This is an optimization exercise on Yosys and OpenROAD, whose aim is small area, a short achievable clock period and few clock cycles per item, not a production implementation.
Function was checked by simulation only, so behaviour that the tests miss may differ from the original.

Figure 1. Cell classes on the final placement.
Fill, decap, tap and diode cells in grey.
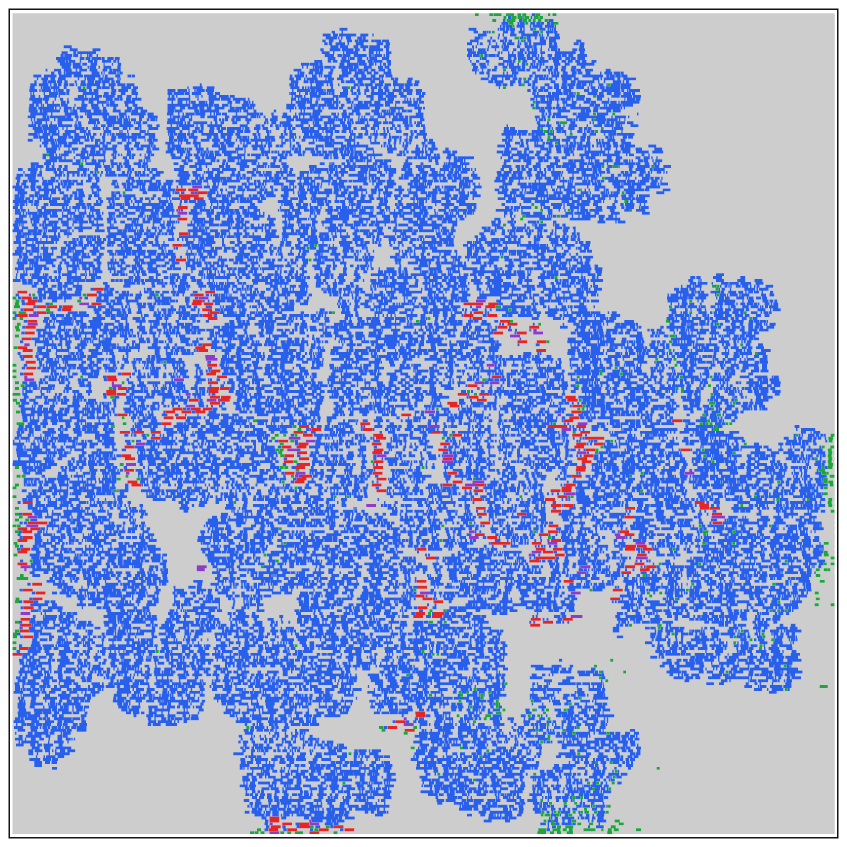
Figure 2. I/O nets highlighted.
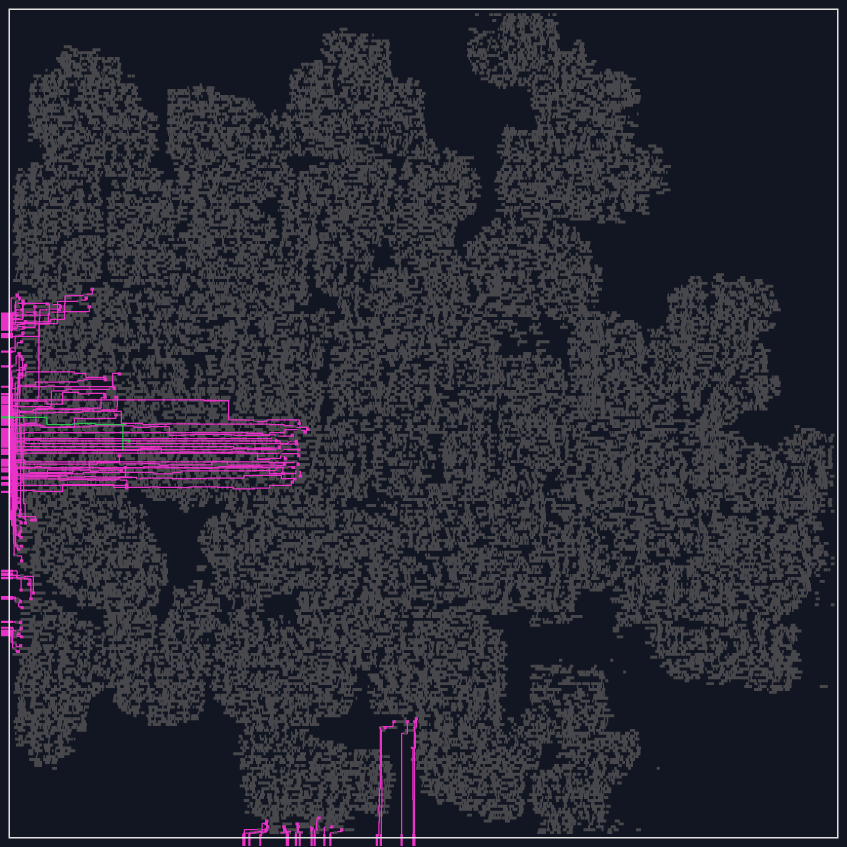
Figure 3. Top view of the die.
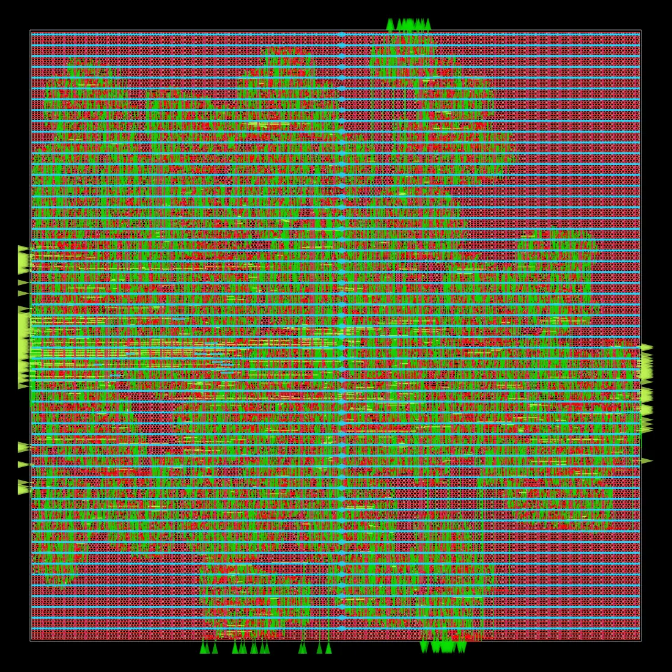
Figure 4. Wiring by layer.
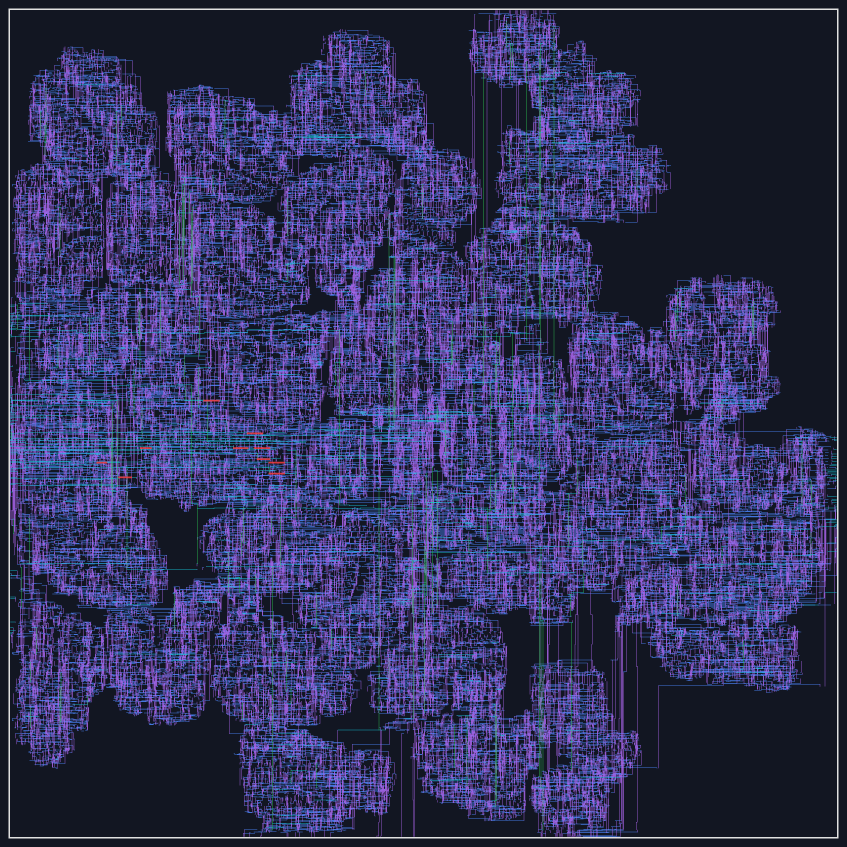
Figure 5. Pin map.
The bar under the picture is 200 µm long. Pins as bars across the die edge, other pins in grey.
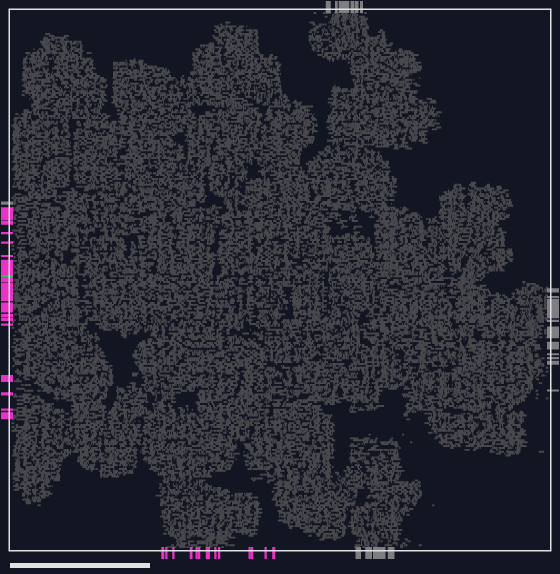
--- design/flow/run.sh ---
#!/bin/bash
# synth_recipe.tcl (not shown) runs the flow's synth.tcl, then flattens the netlist and writes it again
# the make line also repeats each setting of config.mk as NAME=value (left out here)
make -C /OpenROAD-flow-scripts/flow DESIGN_CONFIG=/design/flow/config.mk WORK_HOME=/design/flow/orfs CLKGATE_MAP_FILE= SYNTH_SCRIPT=/design/flow/synth_recipe.tcl finish
--- design/flow/config.mk ---
export PLATFORM = sky130hd
export DESIGN_NAME = NTT_8_Top
export DESIGN_NICKNAME = NTT_8_Top
export VERILOG_FILES = /design/flow/design.v
export SDC_FILE = /design/flow/constraint.sdc
export NUM_CORES = 4
export LEC_CHECK = 0
export CAP_MARGIN = 20
export CORE_MARGIN = 2
export CORE_UTILIZATION = 40
export SLEW_MARGIN = 20
--- design/flow/constraint.sdc ---
create_clock -name core_clock -period 45.0 [get_ports {clk}]
set_input_delay 9.0000 -clock core_clock [delete_from_list [all_inputs] [get_ports {clk}]]
set_output_delay 9.0000 -clock core_clock [all_outputs]
set_load 0.01 [all_outputs]
--- design/flow/design.v ---
module REDC3329_comb(
    input [WIDTH-1:0] a,
    input [WIDTH-1:0] b,
    output [WIDTH-1:0] r
    );
    parameter WIDTH = 12;
    parameter MOD = 3329;
    parameter MOD_INV = 3327;
    parameter R2_MOD = 2385; 
    wire [WIDTH-1:0] A_MONT, B_MONT;
    wire [WIDTH-1:0] r_MONT;
    REDC_unit_comb REDC_unit_comb_inst1(
        .a(a),
        .b(R2_MOD),
        .r(A_MONT)
    );
    REDC_unit_comb REDC_unit_comb_inst2(
        .a(b),
        .b(R2_MOD),
        .r(B_MONT)
    );
    REDC_unit_comb REDC_unit_comb_inst3(
        .a(A_MONT),
        .b(B_MONT),
        .r(r_MONT)
    );
    REDC_unit_comb REDC_unit_comb_inst4(
        .a(r_MONT),
        .b(1),
        .r(r)
    );
endmodule
module REDC_unit_comb(
    input [11:0] a,
    input [11:0] b,
    output [11:0] r
);
    parameter WIDTH = 12;
    parameter MOD = 3329;
    parameter MOD_INV = 3327;
    wire [2*WIDTH-1:0] T;
    wire [WIDTH-1:0] m;
    assign T=a*b;
    assign m=((T[WIDTH-1:0])*MOD_INV)&({WIDTH{1'b1}});
    wire [2*WIDTH-1:0] result_raw;
    assign result_raw=(T+m*MOD)>>WIDTH;
    wire [12:0] r_raw;
    assign r_raw=(result_raw[12:0]>=MOD)?(result_raw[12:0]-MOD):result_raw[12:0];
    assign r=r_raw[11:0];
endmodule
module NTT_8_Top(
    input clk,
    input rst_n,
    input start,
    input [95:0] a,
    output [95:0] b, 
    output busy,
    output done
    );
    reg [95:0] btfly1,btfly2,btfly3;
    wire [95:0] btfly2_next,btfly3_next,btflyout;
        integer i;
    parameter READY=3'd3,PHASE1=3'd0,PHASE2=3'd1,PHASE3=3'd2,DONE=3'd4;
    reg [2:0] state,next_state;
    always_ff@(posedge clk or negedge rst_n)begin
        if(!rst_n)begin
            state<=READY;
        end else begin
            state<=next_state;
    end
    end
    always_comb begin
        case(state)
            READY:begin
                if(start)begin
                    next_state=PHASE1;
                end else begin
                    next_state=READY;
                end
            end
            PHASE1:begin
                next_state=PHASE2;
            end
            PHASE2:begin
                next_state=PHASE3;
            end
            PHASE3:begin
                next_state=DONE;
            end
            DONE:begin
                next_state=READY;
            end
            default:next_state=READY;
        endcase
    end
    assign busy=(state!=READY);
    assign done=(state==DONE);
    always_ff@(posedge clk or negedge rst_n)begin
        if(!rst_n)begin
            for(i=0;i<8;i=i+1)begin
                btfly1[12*i+:12]<=12'b0;
                btfly2[12*i+:12]<=12'b0;
                btfly3[12*i+:12]<=12'b0;
            end     
        end else if(state==DONE)begin
            for(i=0;i<8;i=i+1)begin
                btfly1[12*i+:12]<=12'b0;
                btfly2[12*i+:12]<=12'b0;
                btfly3[12*i+:12]<=12'b0;
            end     
        end else begin
            if(state==READY) begin
                for(i=0;i<8;i=i+1)begin
                    btfly2[12*i+:12]<=12'b0;
                    btfly3[12*i+:12]<=12'b0;
                end
                btfly1[12*0+:12]<=a[11:0];
                btfly1[12*4+:12]<=a[23:12];
                btfly1[12*2+:12]<=a[35:24];
                btfly1[12*6+:12]<=a[47:36];
                btfly1[12*1+:12]<=a[59:48];
                btfly1[12*5+:12]<=a[71:60];
                btfly1[12*3+:12]<=a[83:72];
                btfly1[12*7+:12]<=a[95:84];
            end
            else if(state==PHASE1)begin
                for(i=0;i<8;i=i+1)begin
                    btfly2[12*i+:12]<=btfly2_next[12*i+:12];
                end
            end
            else if(state==PHASE2)begin
                for(i=0;i<8;i=i+1)begin
                    btfly3[12*i+:12]<=btfly3_next[12*i+:12];
                end
            end
        end
    end
    assign b={btflyout[12*7+:12],btflyout[12*6+:12],btflyout[12*5+:12],btflyout[12*4+:12],btflyout[12*3+:12],btflyout[12*2+:12],btflyout[12*1+:12],btflyout[12*0+:12]};
    butterfly_frame1 u_butterfly_frame1(
        .data_in(btfly1),
        .data_out(btfly2_next)
    );
    butterfly_frame2 u_butterfly_frame2(
        .data_in(btfly2),
        .data_out(btfly3_next)
    );
    butterfly_frame3 u_butterfly_frame3(
        .data_in(btfly3),
        .data_out(btflyout)
    );
endmodule
module Modadd3329(
    input [11:0] a,
    input [11:0] b,
    output [11:0] r
    );
    wire [12:0] sum_raw,sum;
    assign sum=a+b;
    assign sum_raw=sum>=3329 ? sum-3329 :sum;
    assign r=sum_raw[11:0];
endmodule
module Modsub3329(
    input [11:0] a,
    input [11:0] b,
    output [11:0] r
    );
    wire [11:0] diff;
    assign diff=a>=b ? a-b : a+3329-b;
    assign r=diff;
endmodule
module butterfly_frame1(
    input [95:0] data_in,
    output [95:0] data_out
    );
    wire [47:0] data_in_mul;
    REDC3329_comb u_REDC3329_comb_1(
        .a 	(data_in[12*1+:12]  ),
        .b 	(12'b1  ),
        .r 	(data_in_mul[12*0+:12]  )
    );
    REDC3329_comb u_REDC3329_comb_2(
        .a 	(data_in[12*3+:12]  ),
        .b 	(12'b1  ),
        .r 	(data_in_mul[12*1+:12]  )
    );
    REDC3329_comb u_REDC3329_comb_3(
        .a 	(data_in[12*5+:12]  ),
        .b 	(12'b1  ),
        .r 	(data_in_mul[12*2+:12]  )
    );
    REDC3329_comb u_REDC3329_comb_4(
        .a 	(data_in[12*7+:12]  ),
        .b 	(12'b1  ),
        .r 	(data_in_mul[12*3+:12]  )
    );
    Modadd3329 u_Modadd3329_0(
        .a 	(data_in[12*0+:12]  ),
        .b 	(data_in_mul[12*0+:12]  ),
        .r 	(data_out[12*0+:12]  )
    );
    Modsub3329 u_Modsub3329_0(
        .a 	(data_in[12*0+:12]  ),
        .b 	(data_in_mul[12*0+:12]  ),
        .r 	(data_out[12*1+:12]  )
    );
    Modadd3329 u_Modadd3329_1(
        .a 	(data_in[12*2+:12]  ),
        .b 	(data_in_mul[12*1+:12]  ),
        .r 	(data_out[12*2+:12]  )
    );
    Modsub3329 u_Modsub3329_1(
        .a 	(data_in[12*2+:12]  ),
        .b 	(data_in_mul[12*1+:12]  ),
        .r 	(data_out[12*3+:12]  )
    );
    Modadd3329 u_Modadd3329_2(
        .a 	(data_in[12*4+:12]  ),
        .b 	(data_in_mul[12*2+:12]  ),
        .r 	(data_out[12*4+:12]  )
    );
    Modsub3329 u_Modsub3329_2(
        .a 	(data_in[12*4+:12]  ),
        .b 	(data_in_mul[12*2+:12]  ),
        .r 	(data_out[12*5+:12]  )
    );
    Modadd3329 u_Modadd3329_3(
        .a 	(data_in[12*6+:12]  ),
        .b 	(data_in_mul[12*3+:12]  ),
        .r 	(data_out[12*6+:12]  )
    );
    Modsub3329 u_Modsub3329_3(
        .a 	(data_in[12*6+:12]  ),
        .b 	(data_in_mul[12*3+:12]  ),
        .r 	(data_out[12*7+:12]  )
    );
endmodule
module butterfly_frame2(
    input [95:0] data_in,
    output [95:0] data_out
    );
    wire [47:0] data_in_mul;
    REDC3329_comb u_REDC3329_comb_1(
        .a 	(data_in[12*2+:12]  ),
        .b 	(12'b1  ),
        .r 	(data_in_mul[12*0+:12]  )
    );
    REDC3329_comb u_REDC3329_comb_2(
        .a 	(data_in[12*3+:12]  ),
        .b 	(12'd1729  ),
        .r 	(data_in_mul[12*1+:12]  )
    );
    REDC3329_comb u_REDC3329_comb_3(
        .a 	(data_in[12*6+:12]  ),
        .b 	(12'b1  ),
        .r 	(data_in_mul[12*2+:12]  )
    );
    REDC3329_comb u_REDC3329_comb_4(
        .a 	(data_in[12*7+:12]  ),
        .b 	(12'd1729  ),
        .r 	(data_in_mul[12*3+:12]  )
    );
    Modadd3329 u_Modadd3329_0(
        .a 	(data_in[12*0+:12]  ),
        .b 	(data_in_mul[12*0+:12]  ),
        .r 	(data_out[12*0+:12]  )
    );
    Modsub3329 u_Modsub3329_0(
        .a 	(data_in[12*0+:12]  ),
        .b 	(data_in_mul[12*0+:12]  ),
        .r 	(data_out[12*2+:12]  )
    );
    Modadd3329 u_Modadd3329_1(
        .a 	(data_in[12*1+:12]  ),
        .b 	(data_in_mul[12*1+:12]  ),
        .r 	(data_out[12*1+:12]  )
    );
    Modsub3329 u_Modsub3329_1(
        .a 	(data_in[12*1+:12]  ),
        .b 	(data_in_mul[12*1+:12]  ),
        .r 	(data_out[12*3+:12]  )
    );
    Modadd3329 u_Modadd3329_2(
        .a 	(data_in[12*4+:12]  ),
        .b 	(data_in_mul[12*2+:12]  ),
        .r 	(data_out[12*4+:12]  )
    );
    Modsub3329 u_Modsub3329_2(
        .a 	(data_in[12*4+:12]  ),
        .b 	(data_in_mul[12*2+:12]  ),
        .r 	(data_out[12*6+:12]  )
    );
    Modadd3329 u_Modadd3329_3(
        .a 	(data_in[12*5+:12]  ),
        .b 	(data_in_mul[12*3+:12]  ),
        .r 	(data_out[12*5+:12]  )
    );
    Modsub3329 u_Modsub3329_3(
        .a 	(data_in[12*5+:12]  ),
        .b 	(data_in_mul[12*3+:12]  ),
        .r 	(data_out[12*7+:12]  )
    );
endmodule
module butterfly_frame3(
    input [95:0] data_in,
    output [95:0] data_out
    );
    wire [47:0] data_in_mul;
    REDC3329_comb u_REDC3329_comb_1(
        .a 	(data_in[12*4+:12]  ),
        .b 	(12'b1  ),
        .r 	(data_in_mul[12*0+:12]  )
    );
    REDC3329_comb u_REDC3329_comb_2(
        .a 	(data_in[12*5+:12]  ),
        .b 	(12'd749  ),
        .r 	(data_in_mul[12*1+:12]  )
    );
    REDC3329_comb u_REDC3329_comb_3(
        .a 	(data_in[12*6+:12]  ),
        .b 	(12'd1729  ),
        .r 	(data_in_mul[12*2+:12]  )
    );
    REDC3329_comb u_REDC3329_comb_4(
        .a 	(data_in[12*7+:12]  ),
        .b 	(12'd40  ),
        .r 	(data_in_mul[12*3+:12]  )
    );
    Modadd3329 u_Modadd3329_0(
        .a 	(data_in[12*0+:12]  ),
        .b 	(data_in_mul[12*0+:12]  ),
        .r 	(data_out[12*0+:12]  )
    );
    Modsub3329 u_Modsub3329_0(
        .a 	(data_in[12*0+:12]  ),
        .b 	(data_in_mul[12*0+:12]  ),
        .r 	(data_out[12*4+:12]  )
    );
    Modadd3329 u_Modadd3329_1(
        .a 	(data_in[12*1+:12]  ),
        .b 	(data_in_mul[12*1+:12]  ),
        .r 	(data_out[12*1+:12]  )
    );
    Modsub3329 u_Modsub3329_1(
        .a 	(data_in[12*1+:12]  ),
        .b 	(data_in_mul[12*1+:12]  ),
        .r 	(data_out[12*5+:12]  )
    );
    Modadd3329 u_Modadd3329_2(
        .a 	(data_in[12*2+:12]  ),
        .b 	(data_in_mul[12*2+:12]  ),
        .r 	(data_out[12*2+:12]  )
    );
    Modsub3329 u_Modsub3329_2(
        .a 	(data_in[12*2+:12]  ),
        .b 	(data_in_mul[12*2+:12]  ),
        .r 	(data_out[12*6+:12]  )
    );
    Modadd3329 u_Modadd3329_3(
        .a 	(data_in[12*3+:12]  ),
        .b 	(data_in_mul[12*3+:12]  ),
        .r 	(data_out[12*3+:12]  )
    );
    Modsub3329 u_Modsub3329_3(
        .a 	(data_in[12*3+:12]  ),
        .b 	(data_in_mul[12*3+:12]  ),
        .r 	(data_out[12*7+:12]  )
    );
endmodule
==> results_tabular.tex <==
\begin{tabular}{lr}
\hline
Metric & Value \\
\hline
\multicolumn{2}{l}{\textbf{Outcome}} \\
\quad Status & no timing/DRC/antenna violations \\
\multicolumn{2}{l}{\textbf{STA}} \\
\quad Period Utilization, post-route & a little over nine tenths \\
\quad Total negative setup slack & 0 ns \\
\quad Setup repair after global routing missed its margin & yes \\
\quad Final worst-path setup slack & about 1.7 ns \\
\multicolumn{2}{l}{\textbf{Floorplanning}} \\
\quad Number of tap instances & 7782 \\
\quad Core Rows & about 280 \\
\quad Horizontal die dimension & slightly below 800 µm \\
\multicolumn{2}{l}{\textbf{Layout}} \\
\quad Net total in the final layout & around 36000 \\
\quad Filler instances & 57630 \\
\quad Ratio of cells with drive above 1 in the final layout & between 3 and 4\% \\
\quad Largest registers & btfly1: 96 flops, btfly2: 96 flops, btfly3: 96 flops \\
\quad Post-route design area & $\sim$250000 µm² \\
\quad Non-clock buffer area fraction after layout & under 10\% \\
\quad Clock buf count & 56 \\
\quad Most common cell after layout, fill and taps aside & ha\_1 \\
\quad Share of final layout cell area taken by clock buffers and inverters & less than 1\% \\
\multicolumn{2}{l}{\textbf{Setup path}} \\
\quad Capture point of the worst path & b[35] \\
\quad CP Class & reg2out \\
\quad Cell count of the worst reg-to-reg path & 150 \\
\quad Cell repeated most along the worst path & ha\_1 \\
\quad Register-to-Register Setup Slack & 4.22 ns \\
\quad Start point of the critical path & btfly3[72]\$\_DFFE\_PN0P\_ \\
\quad Startpoint of the most critical register-to-register path & btfly1[62]\$\_DFFE\_PN0P\_ \\
\quad Largest incremental delay on the critical path & 0.55 ns \\
\quad Top Family by Delay on Critical Path & adder cells \\
\multicolumn{2}{l}{\textbf{Synthesis}} \\
\quad Main combinational cell family by area after synthesis & adder cells \\
\quad Area fraction of the dominant cell type after synthesis & between 30 and 40\% \\
\quad Compound-cell area share of the yosys netlist & between 10\% and 20\% \\
\quad Synth top cells by count & 6732 x ha\_1, 5674 x inv\_1, 2687 x fa\_1 \\
\quad Synthesized area per cell & approximately 9.1 µm² \\
\quad Parity-gate share of the synthesized area counting xor and xnor cells & under 10\% \\
\quad Main area contributors after synthesis & ha\_1 36\%, fa\_1 23\%, inv\_1 9.1\% \\
\multicolumn{2}{l}{\textbf{Global routing}} \\
\quad Overall Global Routing Usage & about 18\% \\
\quad Met3 Resource Use GR & roughly 1.3\% \\
\quad GRT Residual Overflow & 0 \\
\quad Number of global-route vias before repair & approximately 180k \\
\multicolumn{2}{l}{\textbf{Placement}} \\
\quad Worst slack at placement & -0.1511 ns \\
\quad Number of buffers added on ports & 196 \\
\quad \# placed instances & between 30000 and 40000 \\
\quad Total half-perimeter wirelength after legalization and detailed placement & roughly 470 mm \\
\quad Area of placed instances & between 200000 and 250000 µm² \\
\multicolumn{2}{l}{\textbf{Drt}} \\
\quad Highest routed layer & met5 \\
\quad Met3 Routed Length & 12.49 mm \\
\quad Antenna Nets Post-Route & 0 \\
\hline
\end{tabular}
Testbench counts, summed over its fixed seeds: cycles 8,000, items 1,600.
## Picture notes: Figure 1
clock drivers and dummy loads: in purple, cells 88, share of their area 0.72%. other buffers and delay cells: in green, cells 532, share of their area 1.9%. flip-flops: in red, cells 291, share of their area 3.0%. all other logic: in blue, cells 25320, share of their area 94%.

## Picture notes: Figure 2
done: in green, bits 1, direction output, edge west, end cells 1, buffers 1, wire 150 µm. a: in magenta, bits 96, direction input, edge 79 west, 17 south, end cells 96, buffers 96, wire 9960 µm.

## Picture notes: Figure 3
number of standard cells in the layout, taps in and fillers out: 34020
die area: 592900 µm²

## Picture notes: Figure 4
met4: in green, wire length 8620 µm. met5: in red, wire length 121 µm. met2: in purple, wire length 252 mm. met1: in blue, wire length 252 mm. met3: in cyan, wire length 12500 µm.

## Picture notes: Figure 5
done: in green, pins 1, direction output, edge west. a: in magenta, pins 96, direction input, edge 79 west, 17 south.

-- port drivers added, routing unchanged --
The flow's constraints put no driver on any port. The routed layout listed below was extracted and timed again, unchanged, in two steps.
Step 1, drivers: a clkbuf_16 drives clk and a buf_2 each remaining input, both assumed.
Step 2 moves the port delays by t, midway between the first and last clock arrival at a register: inputs arrive t later, outputs are due t later. That takes back most of the time a late clock gives input paths.
a / b / c = ideal / step 1 / step 2; a / b = the first two.
shift t [ns]: 0.817
setup WS [ns]: 1.679 / 1.569 / 2.385
hold WS [ns]: 0.544 / 0.544 / 0.544
clock arrival spread, ns: 0.079 / 0.079
slew at the worst register clock pin (ns): 0.06 / 0.06
After both steps this run still meets setup and hold. The setup slack of this run moves by -0.110 ns with the drivers and by +0.706 ns with both steps.
